This is an optimization exercise on Yosys and OpenROAD, whose aim is small area, a short achievable clock period and few clock cycles per item, not a production implementation.
RTL that was checked went through simulation tests only; none was proved equivalent to the original.
Not every run is shown, and edits may drop behaviour that the tests do not exercise.
Only the layout flow was run in run 2; the RTL was not checked for function there.

**flow/config.mk**
```make
export PLATFORM = sky130hd
export DESIGN_NAME = mult
export DESIGN_NICKNAME = mult
export VERILOG_FILES = /design/flow/design.v
export SDC_FILE = /design/flow/constraint.sdc
export NUM_CORES = 4
export LEC_CHECK = 0
export CAP_MARGIN = 20
export CORE_MARGIN = 2
export CORE_UTILIZATION = 40
export SLEW_MARGIN = 20
```
**flow/constraint.sdc**
```tcl
create_clock -name core_clock -period 9.0 [get_ports {clock}]
set_input_delay 1.8000 -clock core_clock [delete_from_list [all_inputs] [get_ports {clock}]]
set_output_delay 1.8000 -clock core_clock [all_outputs]
set_load 0.01 [all_outputs]
```
**flow/run.sh**
```bash
#!/bin/bash
# synth_recipe.tcl (not shown) runs the flow's synth.tcl, then flattens the netlist and writes it again
# the make line also repeats each setting of config.mk as NAME=value (left out here)
make -C /OpenROAD-flow-scripts/flow DESIGN_CONFIG=/design/flow/config.mk WORK_HOME=/design/flow/orfs CLKGATE_MAP_FILE= SYNTH_SCRIPT=/design/flow/synth_recipe.tcl finish
```
**flow/design.v**
```verilog
`timescale 1ns/100ps
typedef logic [31:0] ADDR;
typedef logic [31:0] DATA;
typedef logic [4:0] REG_IDX;
typedef logic [$clog2(32)-1:0] ROB_IDX;
typedef logic [3:0] MEM_TAG;
typedef union packed {
    logic [7:0][7:0]  byte_level;
    logic [3:0][15:0] half_level;
    logic [1:0][31:0] word_level;
    logic      [63:0] dbbl_level;
} MEM_BLOCK;
typedef enum logic [1:0] {
    BYTE   = 2'h0,
    HALF   = 2'h1,
    WORD   = 2'h2,
    DOUBLE = 2'h3
} MEM_SIZE;
typedef enum logic [1:0] {
    MEM_NONE   = 2'h0,
    MEM_LOAD   = 2'h1,
    MEM_STORE  = 2'h2
} MEM_COMMAND;
typedef struct packed {
    logic [12-$clog2(32):0] tags;
    logic                          valid;
} ICACHE_TAG;
typedef enum logic [3:0] {
    INST_ADDR_MISALIGN  = 4'h0,
    INST_ACCESS_FAULT   = 4'h1,
    ILLEGAL_INST        = 4'h2,
    BREAKPOINT          = 4'h3,
    LOAD_ADDR_MISALIGN  = 4'h4,
    LOAD_ACCESS_FAULT   = 4'h5,
    STORE_ADDR_MISALIGN = 4'h6,
    STORE_ACCESS_FAULT  = 4'h7,
    ECALL_U_MODE        = 4'h8,
    ECALL_S_MODE        = 4'h9,
    NO_ERROR            = 4'ha,  
    ECALL_M_MODE        = 4'hb,
    INST_PAGE_FAULT     = 4'hc,
    LOAD_PAGE_FAULT     = 4'hd,
    HALTED_ON_WFI       = 4'he,  
    STORE_PAGE_FAULT    = 4'hf
} EXCEPTION_CODE;
typedef union packed {
    logic [31:0] inst;
    struct packed {
        logic [6:0] funct7;
        logic [4:0] rs2;  
        logic [4:0] rs1;  
        logic [2:0] funct3;
        logic [4:0] rd;  
        logic [6:0] opcode;
    } r;  
    struct packed {
        logic [11:0] imm;  
        logic [4:0]  rs1;  
        logic [2:0]  funct3;
        logic [4:0]  rd;   
        logic [6:0]  opcode;
    } i;  
    struct packed {
        logic [6:0] off;  
        logic [4:0] rs2;  
        logic [4:0] rs1;  
        logic [2:0] funct3;
        logic [4:0] set;  
        logic [6:0] opcode;
    } s;  
    struct packed {
        logic       of;   
        logic [5:0] s;    
        logic [4:0] rs2;  
        logic [4:0] rs1;  
        logic [2:0] funct3;
        logic [3:0] et;   
        logic       f;    
        logic [6:0] opcode;
    } b;  
    struct packed {
        logic [19:0] imm;  
        logic [4:0]  rd;  
        logic [6:0]  opcode;
    } u;  
    struct packed {
        logic       of;  
        logic [9:0] et;  
        logic       s;   
        logic [7:0] f;   
        logic [4:0] rd;  
        logic [6:0] opcode;
    } j;   
} INST;  
typedef enum logic [1:0] {
    OPA_IS_RS1  = 2'h0,
    OPA_IS_NPC  = 2'h1,
    OPA_IS_PC   = 2'h2,
    OPA_IS_ZERO = 2'h3
} ALU_OPA_SELECT;
typedef enum logic [2:0] {
    OPB_IS_RS2    = 3'h0,
    OPB_IS_I_IMM  = 3'h1,
    OPB_IS_S_IMM  = 3'h2,
    OPB_IS_B_IMM  = 3'h3,
    OPB_IS_U_IMM  = 3'h4,
    OPB_IS_J_IMM  = 3'h5
} ALU_OPB_SELECT;
typedef enum logic [3:0] {
    ALU_ADD     = 4'h0,
    ALU_SUB     = 4'h1,
    ALU_SLT     = 4'h2,
    ALU_SLTU    = 4'h3,
    ALU_AND     = 4'h4,
    ALU_OR      = 4'h5,
    ALU_XOR     = 4'h6,
    ALU_SLL     = 4'h7,
    ALU_SRL     = 4'h8,
    ALU_SRA     = 4'h9
} ALU_FUNC;
typedef enum logic [2:0] {
    M_MUL,
    M_MULH,
    M_MULHSU,
    M_MULHU
} MULT_FUNC;
function automatic logic is_older(ROB_IDX a, ROB_IDX b, ROB_IDX head);
    int dist_a, dist_b;
    if (a >= head) dist_a = a - head;
    else           dist_a = (a + 32) - head;
    if (b >= head) dist_b = b - head;
    else           dist_b = (b + 32) - head;
    return (dist_a < dist_b);
endfunction
typedef struct packed {
    INST  inst;
    ADDR  PC;
    ADDR  NPC;  
    logic valid;
} IF_ID_PACKET;
typedef struct packed {
    INST inst;
    ADDR PC;
    ADDR NPC;  
    DATA rs1_value;  
    DATA rs2_value;  
    ALU_OPA_SELECT opa_select;  
    ALU_OPB_SELECT opb_select;  
    REG_IDX  dest_reg_idx;   
    ALU_FUNC alu_func;       
    logic    mult;           
    logic    rd_mem;         
    logic    wr_mem;         
    logic    cond_branch;    
    logic    uncond_branch;  
    logic    halt;           
    logic    illegal;        
    logic    csr_op;         
    logic    valid;
} ID_EX_PACKET;
typedef struct packed {
    DATA alu_result;
    ADDR NPC;
    logic    take_branch;  
    DATA     rs2_value;
    logic    rd_mem;
    logic    wr_mem;
    REG_IDX  dest_reg_idx;
    logic    halt;
    logic    illegal;
    logic    csr_op;
    logic    rd_unsigned;  
    MEM_SIZE mem_size;
    logic    valid;
} EX_MEM_PACKET;
typedef struct packed {
    DATA    result;
    ADDR    NPC;
    REG_IDX dest_reg_idx;  
    logic   take_branch;
    logic   halt;     
    logic   illegal;  
    logic   valid;
} MEM_WB_PACKET;
typedef struct packed {
    ADDR    NPC;
    DATA    data;
    REG_IDX reg_idx;
    logic   halt;
    logic   illegal;
    logic   valid;
} COMMIT_PACKET;
typedef struct packed {
    INST inst;  
    ADDR PC;
    ADDR NPC;  
    ALU_OPA_SELECT opa_select;  
    ALU_OPB_SELECT opb_select;  
    REG_IDX  dest_reg_idx;   
    ALU_FUNC alu_func;       
    logic    mult;           
    logic    rd_mem;         
    logic    wr_mem;         
    logic    cond_branch;    
    logic    uncond_branch;  
    logic    halt;           
    logic    illegal;        
    logic    csr_op;         
    logic    [1:0]fu_type;
    logic    valid;
} DISP_PACKET;
typedef struct packed {
    logic                           valid;      
    logic [$clog2(32)-1:0]  rob_idx;
    logic [1:0]                     fu_type; 
    logic [$clog2(32)-1:0]  dest_arch_reg;  
    logic [$clog2(64)-1:0]  dest_tag;   
    logic [$clog2(64)-1:0]  src1_tag;   
    logic [$clog2(64)-1:0]  src2_tag;   
    logic                          src1_ready;  
    logic                          src2_ready;  
    DISP_PACKET                   disp_packet;  
} rs_entry_t;
typedef enum logic [1:0] {
    FU_ALU = 2'b00,
    FU_MUL = 2'b01,
    FU_LOAD = 2'b10,
    FU_BRANCH = 2'b11
} fu_type_e;
typedef struct packed {
    logic                          valid;
    logic [32-1:0]              value;
    logic [$clog2(64)-1:0] dest_prf;
    logic [32-1:0] sw_data;
    logic                          is_lw;
    logic                          is_sw;
    logic [$clog2(32)-1:0] rob_idx;
    logic                          exception;
    logic                          mispred;
    ADDR                           j_type_value;
    logic                          is_jtype;
    logic [2:0]                    funct3;
} fu_resp_t;
typedef struct packed {
    logic                         valid;       
    logic [$clog2(32)-1:0] dest_arch;   
    logic [$clog2(64)-1:0] phys_tag;    
    logic [32-1:0]              value;       
} cdb_entry_t;
typedef struct packed {
    logic [$clog2(64)-1:0] phys;   
    logic                         valid;  
} map_entry_t;
typedef struct packed {
    logic     valid;
    ADDR      addr;
    logic     addr_valid;  
    MEM_SIZE  size;
    ROB_IDX   rob_idx;
    logic     data_valid;
    MEM_BLOCK data;
    logic     issued;   
    logic [$clog2(64)-1:0]disp_rd_new_prf;
    logic [2:0] funct3;
} lq_entry_t;
typedef struct packed {
    logic     valid;
    ADDR      addr;
    logic     addr_valid;
    MEM_SIZE  size;
    ROB_IDX   rob_idx;
    logic     data_valid;
    MEM_BLOCK data;
    logic     commited; 
} sq_entry_t;  
typedef struct packed {
    logic                          valid;    
    fu_type_e                      fu_type;        
    logic [3:0]                    opcode;         
    logic [$clog2(64)-1:0] dest_tag;       
    logic [32-1:0]               src1_mux;
    logic [32-1:0]               src2_mux;
    logic                          src1_valid;       
    logic [32-1:0]               src1_val;       
    logic [32-1:0]               src2_val;       
    logic                           src2_valid;       
    logic [32-1:0]               imm;
    logic [$clog2(32)-1:0] rob_idx;        
    DISP_PACKET                    disp_packet;  
} issue_packet_t;
module mult (
    input clock, reset, start,
    input DATA rs1, rs2,
    input MULT_FUNC func,
    output DATA result,
    output done
);
    MULT_FUNC [2-2:0] internal_funcs;
    MULT_FUNC func_out;
    logic [(64*(2-1))-1:0] internal_sums, internal_mcands, internal_mpliers;
    logic [2-2:0] internal_dones;
    logic [63:0] mcand, mplier, product;
    logic [63:0] mcand_out, mplier_out;  
    mult_stage mstage [2-1:0] (
        .clock (clock),
        .reset (reset),
        .func        ({internal_funcs,   func}),
        .start       ({internal_dones,   start}),  
        .prev_sum    ({internal_sums,    64'h0}),  
        .mplier      ({internal_mpliers, mplier}),
        .mcand       ({internal_mcands,  mcand}),
        .product_sum ({product,    internal_sums}),
        .next_mplier ({mplier_out, internal_mpliers}),
        .next_mcand  ({mcand_out,  internal_mcands}),
        .next_func   ({func_out,   internal_funcs}),
        .done        ({done,       internal_dones})  
    );
    always_comb begin
        case (func)
            M_MUL, M_MULH, M_MULHSU: mcand = {{(32){rs1[31]}}, rs1};
            default:                 mcand = {32'b0, rs1};
        endcase
        case (func)
            M_MUL, M_MULH: mplier = {{(32){rs2[31]}}, rs2};
            default:       mplier = {32'b0, rs2};
        endcase
    end
    assign result = (func_out == M_MUL) ? product[31:0] : product[63:32];
endmodule  
module mult_stage (
    input clock, reset, start,
    input [63:0] prev_sum, mplier, mcand,
    input MULT_FUNC func,
    output logic [63:0] product_sum, next_mplier, next_mcand,
    output MULT_FUNC next_func,
    output logic done
);
    parameter SHIFT = 64/2;
    logic [63:0] partial_product, shifted_mplier, shifted_mcand;
    assign partial_product = mplier[SHIFT-1:0] * mcand;
    assign shifted_mplier = {SHIFT'('b0), mplier[63:SHIFT]};
    assign shifted_mcand = {mcand[63-SHIFT:0], SHIFT'('b0)};
    always_ff @(posedge clock) begin
        product_sum <= prev_sum + partial_product;
        next_mplier <= shifted_mplier;
        next_mcand  <= shifted_mcand;
        next_func   <= func;
    end
    always_ff @(posedge clock) begin
        if (reset) begin
            done <= 1'b0;
        end else begin
            done <= start;
        end
    end
endmodule  
```
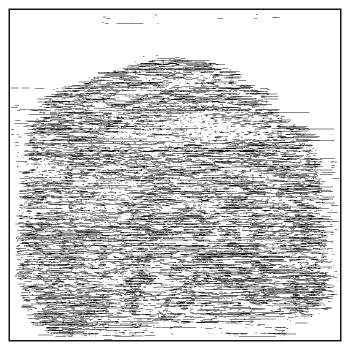
Fig. 1. M1 wires (run 1).
(1 px per um)
main direction: horizontal
longest straight run: 73.1 um

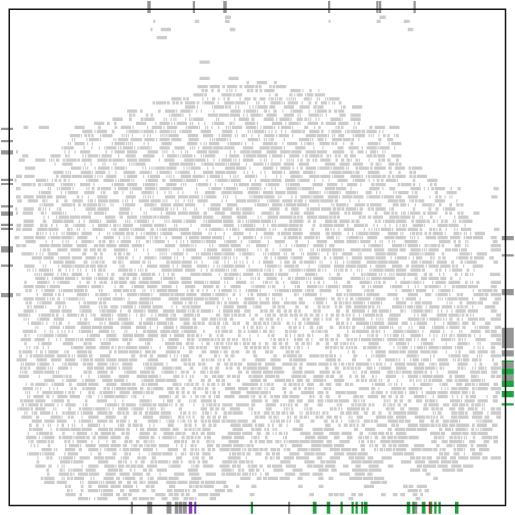
Fig. 2. I/O pins on the die edge (run 1).
(1.5 px per um) Pins as bars across the die edge, other pins in grey.
[red] `done` | pins: 1 | direction: output | edge: south
[green] `result` | pins: 32 | direction: output | edge: 21 south, 11 east
[purple] `func` | pins: 3 | direction: input | edge: south
die width: 329.9 um
Die Y: 329.9 um

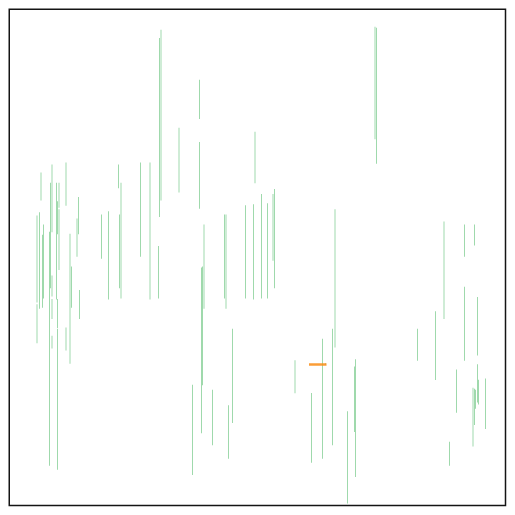
Fig. 3. Wiring by layer (run 1).
(1.5 px per um) Only two layers are drawn.
[green] M4 | wire length: 3900 um
[orange] M5 | wire length: 10.1 um
Final Routed Wirelength: 118.0 mm
Vias: 31.59k
GR Util All Layers: 22.34%
per-cell routed wire length: 18.30 um

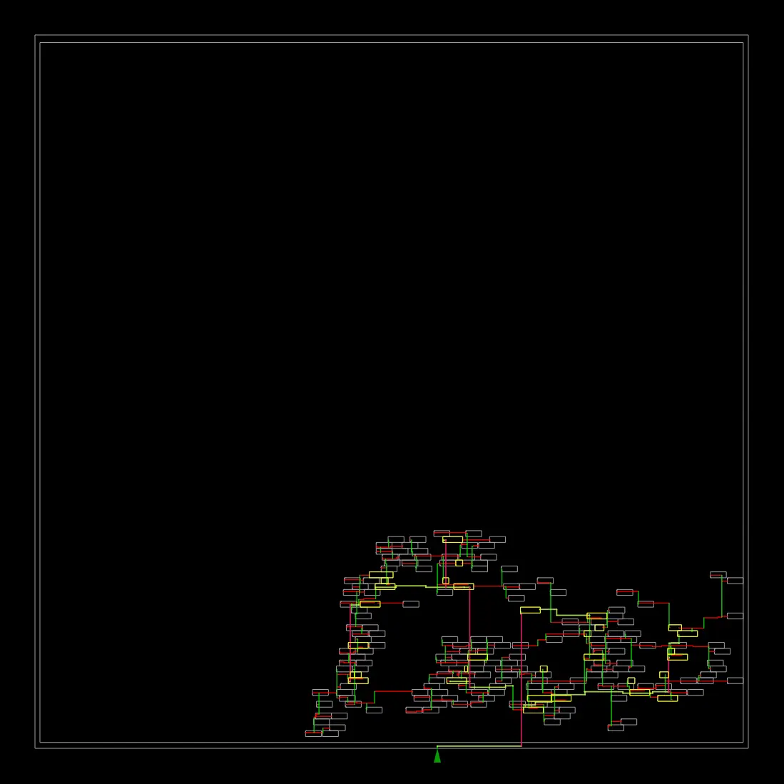
Fig. 4. Clock nets (run 1).
clk_buf instances: 18
CTS buffer count: 17

==> flow_summary.toml, run 1 <==
[cells_and_area]
diodes = 1
num-fill-cells = 9932
fin_util_pct = 48.37
nFlopsAndLatches = 169
buffer_area_share_pct = 12.55
dominant_cells = "multi-input gates"
top_regs = "mstage.product_sum (128), mstage.next_mcand (32), mstage.next_func (6)"
largest_reg_flops = 128
multi_input_area_share_pct = 68.20
area_growth_pct = 19.87
top_register = "mstage.product_sum"
final_common_cell = "inv_1"
nets = 6396
final_cells = 6447
num-nonclk-inverters = 1085
multi_input_comb_cells = 3109
num-nonclk-buffers = 660
seqCellArea_um2 = 3383
final_cell_mix = "1073 x inv_1, 1046 x fa_1, 752 x nand2_1"
drive_gt1_share_pct = 15.03
final_area_um2 = 50920
multi_input_area_um2 = 34730
sh_seq_area_pct = 6.645
clock_area_share_pct = 1.182

[placement]
dp_cells = 6377
place_area_um2 = 49260
dpl_worst_slack_ps = -824.1
gp_congestion = 0.9051
dpl.hpwl_mm = 102.7
port_buffers = 102

[critical_path]
crit_cells = 28
end_kind = "flip-flop"
required_ps = 9340
cp-startpoint = "func[1]"
rr_endpoint = "mstage[1].product_sum[62]"
crit_path_max_fanout = 5
worstSetupPathType = "primary input to flip-flop"
crit_top_cell = "fa_1"
cp.buffers_inverters = 7
slowest_stage = "fa_2"
startpoint_type = "primary input"
r2r_slack_ps = 3620
cp.arrival_ps = 9130
crit_path_end = "mstage[0].product_sum[63]"
reg2regPathDepth = 19
max_stage_delay_ps = 600
r2r-start = "mstage[0].next_mplier[0]"
crit_family = "adder cells"

[logic_synthesis]
ys_ff_latch = 169
synth.largest_area_cell = "fa_1"
seq_area_frac_synth_pct = 7.965
synth_simple_gate_area_share_pct = 14.64
ys_top_cells_by_count = "1085 x inv_1, 1074 x fa_1, 754 x nand2_1, 395 x and2_1, 218 x clkbuf_1"
synth_area_leaders = "fa_1 51%, inv_1 9.6%, dfxtp_1 8.0%"
yosys.area_share.xor_xnor_pct = 3.626
synth.most_common_cell = "inv_1"
synth_top_family_by_area = "adder cells"
syn_area_um2 = 42480
synth_nets = 5937
netlist.area_leader.share_pct = 50.62
synth-main-ff-cell = "dfxtp_1"
yosys_warnings = 2
synth_edf_count = 0
synthMuxAreaShare_pct = 0.8483
synth_adder_area_share_pct = 56.80
synth_cells = 4583
async_flop_share_pct = 0
synth_compound_area_share_pct = 4.571
yosysUniqueCellTypes = 67
syn_area_per_cell_um2 = 9.269

[clocking]
worst_skew_pair.late_latency_ps = 450
clockRootBuffer = "clkbuf_16"
cts-resized-gates = 77
clock_path_buffers = 2
clk_pin_slew_ps = 70
hold_buffers = 0
post_cts_buffers = 10
clock-sinks = 169
cts_tree = "built"

[route]
met3_length_mm = 5.342
route.met2.wl_mm = 58.36
top_layer = "met5"
drc = 0
drtIter0Drc = 1738
ant_nets = 0
first_pass_iters = 5
vias_per_cell = 4.900
wl_met1_mm = 50.39

[global_routing]
grt_remaining_overflow = 0
busiest_layer = "met2"
grt_max_degree = 41
use_met3_pct = 1.880
grt_pass1_vias = 34470
grt_util_met2_pct = 39.00
grt_util_met1_pct = 29.83
antenna_found_initial = 6
grt_pass1_wl_mm = 188.8

[sta]
tightest_slew_ps = 511.5
fin_ws_ps = 205.9
setup_viol_count_final = 0
setup_tns_ps = 0
slew_headroom_pct = 65.36
hold_violations = 0
period_share_pct = 97.71
fin_hold_ws_ps = 317.4
worst_clock_skew_ps = 27.25
finalMaxSlewViolations = 0
fmax_ghz = 0.1137
min_period_ps = 8794

[worst_hold_path]
hold_class = "flip-flop to flip-flop"
worstHoldEndpoint = "mstage[1].product_sum[14]"
hold_depth = 0
hp-start = "mstage[0].product_sum[14]"

[floorplanning]
start_util_pct = 40.35
core_area_um2 = 105300
well_tap_count = 1391
pin_count = 103
row_count = 119
design.die.area_um2 = 108800

[flow_run]
cap_viol_max_count = 0

[run_status]
status = "complete, no violations"
Testbench counts for the RTL of run 1, summed over its fixed seeds: cycles 31,457, ops 24,000.
Fig. 5: run 1, signal wires on met2
(1 px per um)
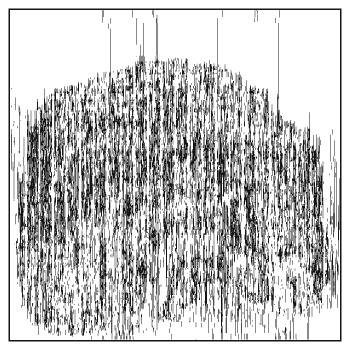

==> run 2: too many edits to list; what changed since run 1 <==
flow/design.v: 356 -> 2836 lines; modules unchanged: 0
  mult: edited, 39 -> 2546 lines
  removed: mult_stage
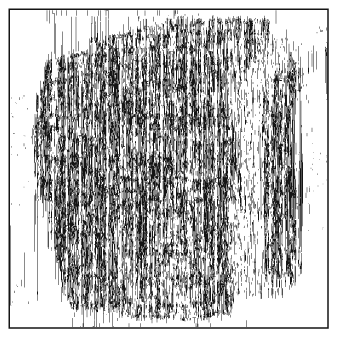
Fig. 6. Signal wires on met2 (run 2).
(1 px per um)
share of all routed wire: 41%
nets with wire on the layer: 4311
wire length on this layer: 66.9 mm
longest straight run: 131 um

==> run 2 against run 1 <==
Against the previous run:
- routed wire length rose by 37%
- setup slack better by 1400 ps
- maximum frequency rose by 19%
- sequential share of layout area shrank 0.32 points
- critical path type unchanged
- synthesized area down 7.6%
- clock-buffer cell count unchanged
- die area shrank 7.5%
- still clean
- worst hold slack gained 1500 ps
- critical endpoint is now q1_43
- final area is 20% lower
- final cell count decreased by 1.4%
==> flow_summary.toml, run 2 <==
[placement]
dpl_worst_slack_ps = 1333
dpl.hpwl_mm = 118.0
place_area_um2 = 40230
dp_cells = 6321
port_buffers = 101

[floorplanning]
core_area_um2 = 96990
design.die.area_um2 = 100700
row_count = 114
start_util_pct = 40.49
well_tap_count = 1276
pin_count = 103

[cells_and_area]
final_cell_mix = "584 x a21oi_1, 489 x inv_1, 488 x nand2_1"
multi_input_comb_cells = 4156
nFlopsAndLatches = 129
num-nonclk-inverters = 504
clock_area_share_pct = 1.465
sh_seq_area_pct = 6.327
dominant_cells = "multi-input gates"
buffer_area_share_pct = 4.810
multi_input_area_share_pct = 78.84
area_growth_pct = 3.996
drive_gt1_share_pct = 5.515
final_common_cell = "a21oi_1"
final_cells = 6356
num-nonclk-buffers = 256
nets = 5735
clkbuf_count = 18
fin_util_pct = 42.10

[critical_path]
required_ps = 9290
crit_family = "adder cells"
crit_top_cell = "fa_1"
cp-startpoint = "rs2[24]"
crit_path_end = "q1_43"
startpoint_type = "primary input"
crit_cells = 16
cp.buffers_inverters = 5
worstSetupPathType = "primary input to flip-flop"
end_kind = "flip-flop"

[route]
wirelength_mm = 161.9
drc = 0
ant_nets = 0
wl_met1_mm = 66.88
drtIter0Drc = 5473
via_count = 41040
first_pass_iters = 6
met3_length_mm = 20.27

[global_routing]
antenna_found_initial = 8
busiest_layer = "met2"
grt_pass1_wl_mm = 242.0
use_met3_pct = 7.852
grt_usage_pct = 31.43
grt_remaining_overflow = 0

[logic_synthesis]
yosysUniqueCellTypes = 82
synth_cells = 5496
synth_top_family_by_area = "compound AO/OA/AOI/OAI gates"
synth_nets = 6167
synthMuxAreaShare_pct = 0.05098
seq_area_frac_synth_pct = 6.577
synth_area_leaders = "fa_1 24%, a21oi_1 7.4%, dfxtp_1 6.6%"
synth.largest_area_cell = "fa_1"
netlist.area_leader.share_pct = 24.01
synth_compound_area_share_pct = 33.94
synth-main-ff-cell = "dfxtp_1"
synth_simple_gate_area_share_pct = 13.46
synth_edf_count = 0
yosys.area_share.xor_xnor_pct = 2.788
yosys_warnings = 1
synth_adder_area_share_pct = 31.57
syn_area_per_cell_um2 = 7.145
syn_area_um2 = 39270
ys_ff_latch = 129

[clocking]
clk_pin_slew_ps = 60
hold_buffers = 0
cts-resized-gates = 0
clock_path_buffers = 2
clockRootBuffer = "clkbuf_16"
cts-buffers-inserted = 17
cts_tree = "built"
post_cts_buffers = 0

[sta]
fin_ws_ps = 1614
tightest_slew_ps = 1179
setup_tns_ps = 0
slew_headroom_pct = 20.91
setup_viol_count_final = 0
hold_violations = 0
min_period_ps = 7386
period_share_pct = 82.07
finalMaxSlewViolations = 0
fmax_ghz = 0.1354
fin_hold_ws_ps = 1795

[worst_hold_path]
hp-start = "rs2[1]"
hold_depth = 1
hold_class = "primary input to flip-flop"
worstHoldEndpoint = "q0_0"

[flow_run]
cap_viol_max_count = 0

[run_status]
status = "complete, no violations"
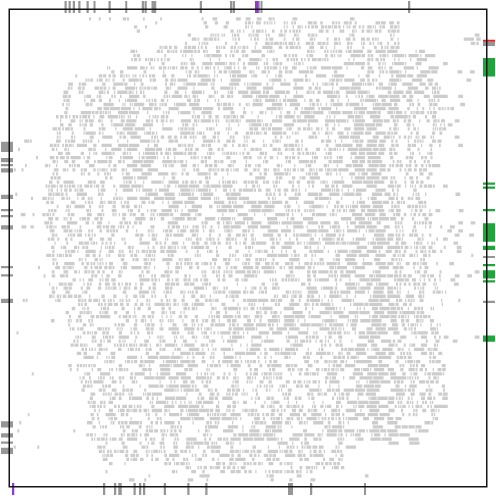
Fig. 7. I/O pins on the die edge (run 2).
(1.5 px per um) Pins as bars across the die edge, other pins in grey.
Die Y: 317.3 um
die width: 317.3 um

==> static timing again, ports no longer ideal <==
Ports are ideal in the flow. The routed layouts listed here were re-timed in OpenROAD. Step 1: set_driving_cell puts a clkbuf_16 on clock and a buf_2 on each other input, an assumption about the parent block. Step 2 moves the port delays by t, midway between the first and last clock arrival at a register: inputs arrive t later, outputs are due t later. That takes back most of the time a late clock gives input paths. Three values: ideal, step 1, step 2; two values: the first two.
| run | shift t [ns] | setup slack, ns | latest minus earliest clock arrival (ns) | pins driven straight from the clock port |
|---|---|---|---|---|
| run 1 | 0.470 | 0.206 / 0.146 / -0.323 | 0.027 / 0.027 | 1 |
| run 2 | 0.466 | 1.614 / 1.625 / 1.159 | 0.014 / 0.014 | 1 |
With both steps, setup timing fails in run 1, where it was met with ideal ports. The setup slack of run 1, which loses most, moves by -0.060 ns with the drivers and by -0.529 ns with both steps.
